Background: an optimization exercise with open tools, aiming at small area. Do not read the settings as production practice. The RTL was checked by simulation tests, not by an equivalence proof against the original design.

**Nets reached from selected ports**

Bar = 100 µm.
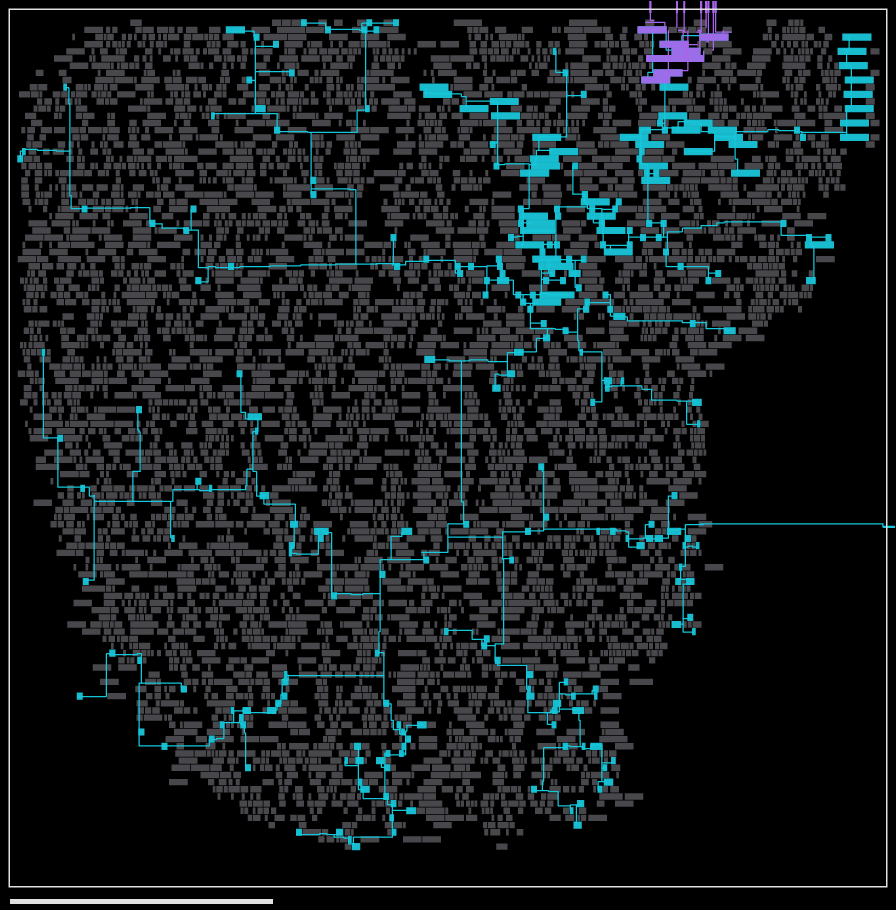
**The metal 1 layer**

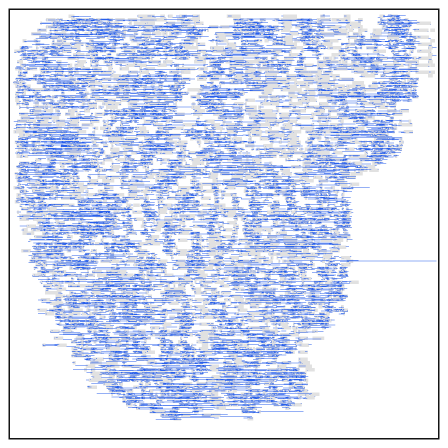
**Placement by cell class**

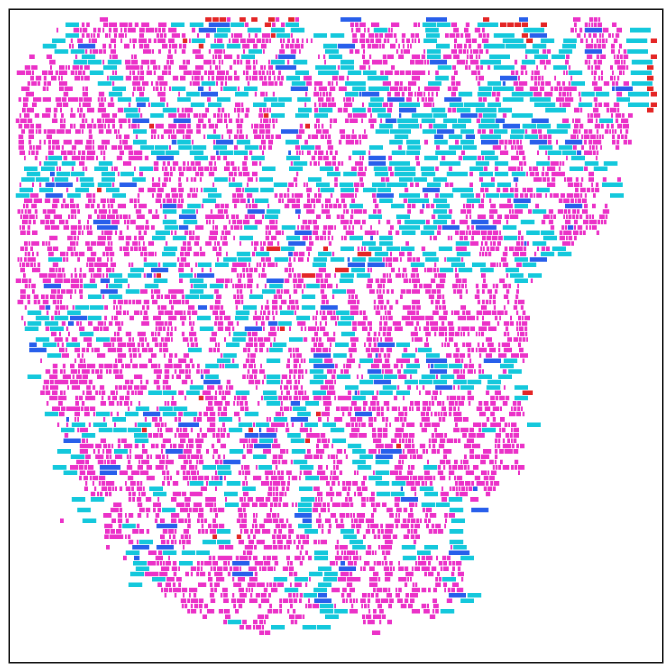
**Clock tree branches**

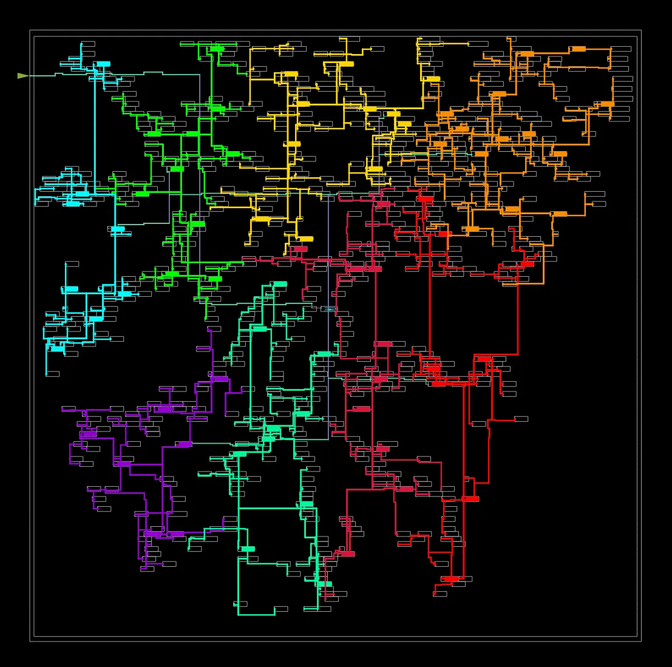
**Selected gate families**

Bar = 100 µm.
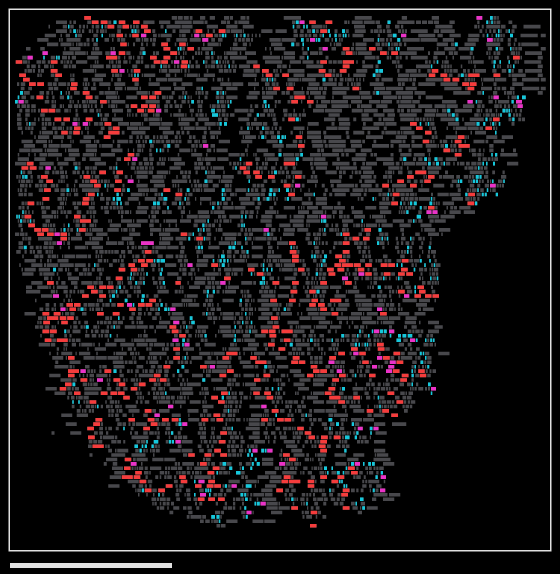
$ cat design/flow/design.v
module mux2to1(out, sel, in1 ,in2);
output out;
input sel,in1,in2;
wire a,b,c;
not(a,sel);
nand(b,in1,a);
nand(c,sel,in2);
nand(out,b,c);
endmodule
module round_off(in, out);
input [17:0] in;                  
output [7:0] out;                
wire [7:0] out_normal, out_normal_temp;
wire [7:0] out_overflow_positive, out_overflow_negative, out_overflow;
wire a, b, c, d, e, f, g, h, i, k, l, m;
wire following_bits_or, round_down_flag, overflow_flag, overflow_and_nagative;
wire [8:0] rounded_down, rounded_up;
nor(a,in[7],in[6]);
nor(b,in[5],in[4]);
nor(c,in[3],in[2]);
nor(d,in[1],in[0]);
and(e,a,b);
and(f,c,d);
nand(following_bits_or,e,f);  
not(g,following_bits_or);
not(h,in[9]);
nand(i,g,h);
nand(round_down_flag, i, in[8]);
assign rounded_down = in[17:9];
assign rounded_up = in[17:9] + 1'b1;
assign out_overflow_positive = 8'b01111111;
assign out_overflow_negative = 8'b10000000;
mux2to1 m1(out_normal_temp[7], round_down_flag, rounded_down[8], rounded_up[8]);
mux2to1 m2(out_normal_temp[6], round_down_flag, rounded_down[6], rounded_up[6]);
mux2to1 m3(out_normal_temp[5], round_down_flag, rounded_down[5], rounded_up[5]);
mux2to1 m4(out_normal_temp[4], round_down_flag, rounded_down[4], rounded_up[4]);
mux2to1 m5(out_normal_temp[3], round_down_flag, rounded_down[3], rounded_up[3]);
mux2to1 m6(out_normal_temp[2], round_down_flag, rounded_down[2], rounded_up[2]);
mux2to1 m7(out_normal_temp[1], round_down_flag, rounded_down[1], rounded_up[1]);
mux2to1 m8(out_normal_temp[0], round_down_flag, rounded_down[0], rounded_up[0]);
mux2to1 mm1(out_normal[7], (~rounded_up[8]&&rounded_up[7]), out_normal_temp[7], 1'b0);
mux2to1 mm2(out_normal[6], (~rounded_up[8]&&rounded_up[7]), out_normal_temp[6], 1'b1);
mux2to1 mm3(out_normal[5], (~rounded_up[8]&&rounded_up[7]), out_normal_temp[5], 1'b1);
mux2to1 mm4(out_normal[4], (~rounded_up[8]&&rounded_up[7]), out_normal_temp[4], 1'b1);
mux2to1 mm5(out_normal[3], (~rounded_up[8]&&rounded_up[7]), out_normal_temp[3], 1'b1);
mux2to1 mm6(out_normal[2], (~rounded_up[8]&&rounded_up[7]), out_normal_temp[2], 1'b1);
mux2to1 mm7(out_normal[1], (~rounded_up[8]&&rounded_up[7]), out_normal_temp[1], 1'b1);
mux2to1 mm8(out_normal[0], (~rounded_up[8]&&rounded_up[7]), out_normal_temp[0], 1'b1);
mux2to1 x1(out_overflow[7], in[17], out_overflow_positive[7], out_overflow_negative[7]);
mux2to1 x2(out_overflow[6], in[17], out_overflow_positive[6], out_overflow_negative[6]);
mux2to1 x3(out_overflow[5], in[17], out_overflow_positive[5], out_overflow_negative[5]);
mux2to1 x4(out_overflow[4], in[17], out_overflow_positive[4], out_overflow_negative[4]);
mux2to1 x5(out_overflow[3], in[17], out_overflow_positive[3], out_overflow_negative[3]);
mux2to1 x6(out_overflow[2], in[17], out_overflow_positive[2], out_overflow_negative[2]);
mux2to1 x7(out_overflow[1], in[17], out_overflow_positive[1], out_overflow_negative[1]);
mux2to1 x8(out_overflow[0], in[17], out_overflow_positive[0], out_overflow_negative[0]);
xor(overflow_flag,in[17],in[16]);
mux2to1 y1(out[7], overflow_flag, out_normal[7], out_overflow[7]);
mux2to1 y2(out[6], overflow_flag, out_normal[6], out_overflow[6]);
mux2to1 y3(out[5], overflow_flag, out_normal[5], out_overflow[5]);
mux2to1 y4(out[4], overflow_flag, out_normal[4], out_overflow[4]);
mux2to1 y5(out[3], overflow_flag, out_normal[3], out_overflow[3]);
mux2to1 y6(out[2], overflow_flag, out_normal[2], out_overflow[2]);
mux2to1 y7(out[1], overflow_flag, out_normal[1], out_overflow[1]);
mux2to1 y8(out[0], overflow_flag, out_normal[0], out_overflow[0]);
endmodule
module improveAccuracy(x_cosine, y_sine, cos_rounded, sin_rounded, error_cos, error_sin);
output reg [7:0] x_cosine, y_sine;
input [7:0] cos_rounded, sin_rounded;
input [17:0] error_cos, error_sin;
wire [17:0] error_cos_neg, error_sin_neg;
assign error_cos_neg = 18'b0 - error_cos;
assign error_sin_neg = 18'b0 - error_sin;
wire a,b,c,d,e,f,g,h;
wire i,j,k,l,m,n,o,p;
wire sin_neg_error_big_enough, cos_neg_error_big_enough;
nor(a,error_cos_neg[8],error_cos_neg[9]);
nor(b,error_cos_neg[10],error_cos_neg[11]);
nor(c,error_cos_neg[12],error_cos_neg[13]);
nor(d,error_cos_neg[14],error_cos_neg[15]);
and(f,a,b);
and(g,c,d);
nand(cos_neg_error_big_enough, f,g);
nor(i,error_sin_neg[8],error_sin_neg[9]);
nor(j,error_sin_neg[10],error_sin_neg[11]);
nor(k,error_sin_neg[12],error_sin_neg[13]);
nor(l,error_sin_neg[14],error_sin_neg[15]);
and(n,i,j);
and(o,k,l);
nand(sin_neg_error_big_enough, n,o);
always @ (*) begin
if(cos_rounded == 8'b0_1111111)
x_cosine <= cos_rounded;
else if(error_cos[17] == 0) begin
if(error_cos[8] == 1) begin
if(cos_rounded[7] == 0)
x_cosine <= cos_rounded + 8'b0_0000001;
else
x_cosine <= cos_rounded - 8'b0_0000001;
end
else
x_cosine <= cos_rounded;
end
else begin
if(cos_neg_error_big_enough) begin
if(cos_rounded[7] == 0) 
x_cosine <= cos_rounded - 8'b0_0000001;
else
x_cosine <= cos_rounded + 8'b0_0000001;
end
else
x_cosine <= cos_rounded;
end
if(sin_rounded == 8'b0_1111111)
y_sine <= sin_rounded;
else if(sin_rounded == 8'b1_0000000)
y_sine <= sin_rounded;
else if(error_sin[17] == 0) begin
if(error_sin[8] == 1)
y_sine <= sin_rounded + 8'b0_0000001;
else
y_sine <= sin_rounded;
end
else begin
if(sin_neg_error_big_enough)
y_sine <= sin_rounded - 8'b0_0000001;
else
y_sine <= sin_rounded;
end
end
endmodule 
module cordic8bit(x_cosine, y_sine, in_angle,clk,rst);
output reg [7:0] x_cosine, y_sine;
input [7:0] in_angle;
input clk,rst;
wire [7:0] x_cosine_wire [3:0], y_sine_wire [3:0];
reg [9:0] dir;
reg signed [17:0] x [12:0];
reg signed [17:0] y [12:0];
reg signed [17:0] z [11:0];
wire [7:0] cos_rounded_wire, sin_rounded_wire;
reg [7:0] cos_rounded_reg [3:0], sin_rounded_reg [3:0];
wire [10:0] dir_pos;
wire [17:0] x_wire_pos [10:0];
wire [17:0] y_wire_pos [10:0];
wire [17:0] z_wire_pos [10:0];
wire [10:0] dir_neg;
wire [17:0] x_wire_neg [10:0];
wire [17:0] y_wire_neg [10:0];
wire [17:0] z_wire_neg [10:0];
reg [17:0] error_cos [3:0] , error_sin [3:0];
wire [17:0] arctan [9:0];
assign arctan[0] = 18'b00_1100_1001_0000_1111;    
assign arctan[1] = 18'b00_0111_0110_1011_0001;    
assign arctan[2] = 18'b00_0011_1110_1011_0110;    
assign arctan[3] = 18'b00_0001_1111_1101_0101;    
assign arctan[4] = 18'b00_0000_1111_1111_1010;    
assign arctan[5] = 18'b00_0000_0111_1111_1111;    
assign arctan[6] = 18'b00_0000_0011_1111_1111;    
assign arctan[7] = 18'b00_0000_0001_1111_1111;    
assign arctan[8] = 18'b00_0000_0000_1111_1111;    
assign arctan[9] = 18'b00_0000_0000_0111_1111;    
genvar i;
for(i=0; i<10; i=i+1) begin
assign x_wire_pos[i+1] = x[i] - (y[i]>>>i);
assign y_wire_pos[i+1] = y[i] + (x[i]>>>i);
assign z_wire_pos[i+1] = z[i] - (arctan[i]);
assign dir_pos[i+1] = z_wire_pos[i+1][17];
assign x_wire_neg[i+1] = x[i] + (y[i]>>>i);
assign y_wire_neg[i+1] = y[i] - (x[i]>>>i);
assign z_wire_neg[i+1] = z[i] + (arctan[i]);
assign dir_neg[i+1] = z_wire_neg[i+1][17]; 
end
round_off cos( x[10], cos_rounded_wire);
round_off sin( y[10], sin_rounded_wire);
improveAccuracy x0(x_cosine_wire[0], y_sine_wire[0], cos_rounded_reg[0], sin_rounded_reg[0], error_cos[0], error_sin[0]);
improveAccuracy x1(x_cosine_wire[1], y_sine_wire[1], cos_rounded_reg[1], sin_rounded_reg[1], error_cos[1], error_sin[1]);
improveAccuracy x2(x_cosine_wire[2], y_sine_wire[2], cos_rounded_reg[2], sin_rounded_reg[2], error_cos[2], error_sin[2]);
integer j;
always @ (posedge clk) begin
if(!rst) begin
dir <= 0;
for(j=0; j<4; j=j+1) begin
error_cos[j] <= 'b0;
error_sin[j] <= 'b0;
cos_rounded_reg[j] <= 'b0;
sin_rounded_reg[j] <= 'b0;
end
x[0] <= 18'b00_1001101110000000;   
y[0] <= 18'b00_0000000000000000;
z[0] <= 18'b00_0000000000000000;
for(j=1; j<12; j=j+1) begin
x[j] <= 'b0;
y[j] <= 'b0;
z[j] <= 'b0;
end
end
else begin
dir[0] <= in_angle[7];
z[0] <= {in_angle, 10'b0};
for(j=0; j<10; j=j+1) begin
if(dir[j] == 0) begin
x[j+1] <= x_wire_pos[j+1];
y[j+1] <= y_wire_pos[j+1];
z[j+1] <= z_wire_pos[j+1];
if(j<9)
dir[j+1] <= dir_pos[j+1];
end
else begin
x[j+1] <= x_wire_neg[j+1];
y[j+1] <= y_wire_neg[j+1];
z[j+1] <= z_wire_neg[j+1];
if(j<9)
dir[j+1] <= dir_neg[j+1];
end
end
x[11] <= x[10];
y[11] <= y[10];
x[12] <= x[11];
y[12] <= y[11];
error_cos[0] <= x[10] - {1'b0, cos_rounded_wire, 9'b0};
if(sin_rounded_wire[7] == 0)
error_sin[0] <= y[10] - {1'b0, sin_rounded_wire, 9'b0};
else
error_sin[0] <= y[10] - {1'b1, sin_rounded_wire, 9'b0};
cos_rounded_reg[0] <= cos_rounded_wire;
sin_rounded_reg[0] <= sin_rounded_wire;
error_cos[1] <= x[11] - {1'b0, x_cosine_wire[0], 9'b0};
if(y_sine_wire[0][7] == 0)
error_sin[1] <= y[11] - {1'b0, y_sine_wire[0], 9'b0};
else
error_sin[1] <= y[11] - {1'b1, y_sine_wire[0], 9'b0};
cos_rounded_reg[1] <= x_cosine_wire[0];
sin_rounded_reg[1] <= y_sine_wire[0];
error_cos[2] <= x[12] - {1'b0, x_cosine_wire[1], 9'b0};
if(y_sine_wire[1][7] == 0)
error_sin[2] <= y[12] - {1'b0, y_sine_wire[1], 9'b0};
else
error_sin[2] <= y[12] - {1'b1, y_sine_wire[1], 9'b0};
cos_rounded_reg[2] <= x_cosine_wire[1];
sin_rounded_reg[2] <= y_sine_wire[1];
x_cosine <= x_cosine_wire[2];
y_sine <= y_sine_wire[2];
end
end
endmodule
$ cat design/flow/run.sh
#!/bin/bash
# synth_recipe.tcl (not shown) runs the flow's synth.tcl, then flattens the netlist and writes it again
# the make line also repeats each setting of config.mk as NAME=value (left out here)
make -C /OpenROAD-flow-scripts/flow DESIGN_CONFIG=/design/flow/config.mk WORK_HOME=/design/flow/orfs CLKGATE_MAP_FILE= SYNTH_SCRIPT=/design/flow/synth_recipe.tcl finish
$ cat design/flow/config.mk
export PLATFORM = sky130hd
export DESIGN_NAME = cordic8bit
export DESIGN_NICKNAME = cordic8bit
export VERILOG_FILES = /design/flow/design.v
export SDC_FILE = /design/flow/constraint.sdc
export NUM_CORES = 4
export LEC_CHECK = 0
export CAP_MARGIN = 20
export CORE_MARGIN = 2
export CORE_UTILIZATION = 40
export SLEW_MARGIN = 20
$ cat design/flow/constraint.sdc
create_clock -name core_clock -period 5.0 [get_ports {clk}]
set_input_delay 1.0000 -clock core_clock [delete_from_list [all_inputs] [get_ports {clk}]]
set_output_delay 1.0000 -clock core_clock [all_outputs]
set_load 0.01 [all_outputs]
==> impl_metrics.tcl <==
set metrics [dict create \
    startpoint "y[11][2]$_SDFF_PN0_" \
    synth_ff_type "dfxtp_1" \
    run_status "no timing/DRC/antenna violations" \
    drc 0 \
    area_growth_pct 10.30 \
    yosys.area.top_type_share 0.2837 \
    cp_max_fo 5 \
    path_depth 16 \
    die_x_um 332.6 \
    clk_latency_ns 0.67 \
    crit_family "compound AO/OA/AOI/OAI gates" \
    cpMaxStageDelayCell "nor4_1" \
    max_stage_delay_ns 0.49 \
    slew_headroom 0.3789 \
    viasPerCell 5.460 \
    synth_fp_nets 5555 \
    start_util 0.4034 \
    synth_edf_count 52 \
    cp.buffers_inverters 1 \
    dieHeight_um 332.6 \
    worstPathArrival_ns 4.49 \
    synth_cell_types 106 \
    antenna_found_initial 1 \
    busiest_layer "met2" \
    finalCriticalPeriod_ns 3.977 \
    cts.sink_count 664 \
    grt_usage 0.1854 \
    rsz0062_at_grt "false" \
    maxCapViolations 0 \
    path_class "reg2reg" \
    fp.dieArea_um2 110600 \
    endpoint_kind "flip-flop" \
    setup_viol 0 \
    dr_wl_met3_mm 3.184 \
    place_hpwl_mm 78.81 \
    path_clk_slew_ns 0.06 \
    cp-endpoint "error_sin[1][17]$_SDFF_PN0_" \
]
-- 'nets reached from selected ports' (at the start) --
| port | colour | direction | edge | end cells | buffers | wire |
|---|---|---|---|---|---|---|
| `y_sine` | purple | output | north | 8 | 8 | 161 µm |
| `rst` | cyan | input | east | 297 | 3 | 3,420 µm |
count of input and output buffers: 25
# IOs: 26

-- 'the metal 1 layer' (at the start) --
share of all routed wire: 47%
main direction: horizontal
nets with wire on the layer: 5,277
vias: 35,730
met1 Use GR: 0.2429
Routed WL: 105.0 mm

-- 'placement by cell class' (at the start) --
| class | colour | cells | share of their area |
|---|---|---|---|
| clock drivers and dummy loads | blue | 147 | 6.4% |
| remaining logic cells | magenta | 4,284 | 62% |
| remaining buffers and delay cells | red | 47 | 1.0% |
| registers | cyan | 664 | 30% |
finished layout cell area: 47,640 µm²
Std-Cell Rows: 120
utilization after layout: 0.4450
core region area: 107,100 µm²

-- 'clock tree branches' (at the start) --
Max H-tree Level: 3
Root Buffer: clkbuf_16

-- 'selected gate families' (at the start) --
| family | colour | cells | where |
|---|---|---|---|
| nand cells | cyan | 493 | widely spread |
| fa/ha/maj cells | red | 420 | widely spread |
| mux cells | magenta | 82 | widely spread |
Post-Layout Cell Count: 6,545
multi-input logic portion of the cell area: 0.5839
commonest non-fill, non-tap cell in the layout: nor2_1

[area by class of cell]
class                   count  share of cell area
clock inverters            46             0.01429
repair buffers             47            0.009875
flip-flops and latches    664              0.2900
clock buffers             101             0.04730
multi-input cells        4060              0.5839
inverters                 224             0.01781
well taps                1403             0.03685
[stage by stage]
step	hold WS (ns)	std cells	utilization
after floorplan	0.4082	5126	-
after global placement	0.4192	6398	0.4176
after detailed placement	0.4285	6398	0.4176
after CTS	0.4355	6545	0.4450
after global routing	0.4442	6545	0.4450
final	0.4313	6545	0.4450
[worst min path at each step]
stage	startpoint	to	cells after the start
global placement	z[4][0]$_SDFF_PN0_	z[5][0]$_SDFF_PN0_	1
global route	y[12][1]$_DFFE_PP_	error_sin[2][1]$_SDFF_PN0_	1
detailed placement	y[11][15]$_SDFF_PN0_	y[12][15]$_DFFE_PP_	0
CTS	y[12][7]$_DFFE_PP_	error_sin[2][7]$_SDFF_PN0_	1
floorplan	x[11][9]$_SDFF_PN0_	x[12][9]$_DFFE_PP_	0
finish	y[12][7]$_DFFE_PP_	error_sin[2][7]$_SDFF_PN0_	1

==> what the ideal ports hide <==
The results above use ideal ports. As a check the final layout listed here was re-extracted and re-timed, cells and wires unchanged. Step 1 assumes that a clkbuf_16 drives the clock port and a buf_2 every other input. Step 2, shift: input delay + t, output delay - t, t = (earliest + latest rising clock arrival at the registers) / 2. This alone moves slack from input paths to output paths. a / b / c = ideal / step 1 / step 2; a / b = the first two.
shift t [ns]: 0.713
slack for setup (ns): 1.023 / 1.023 / 1.023
hold WS [ns]: 0.431 / 0.431 / 0.431
After both steps setup and hold are still met in this run. The setup slack of this run moves by 0.000 ns with the drivers and by 0.000 ns with both steps.
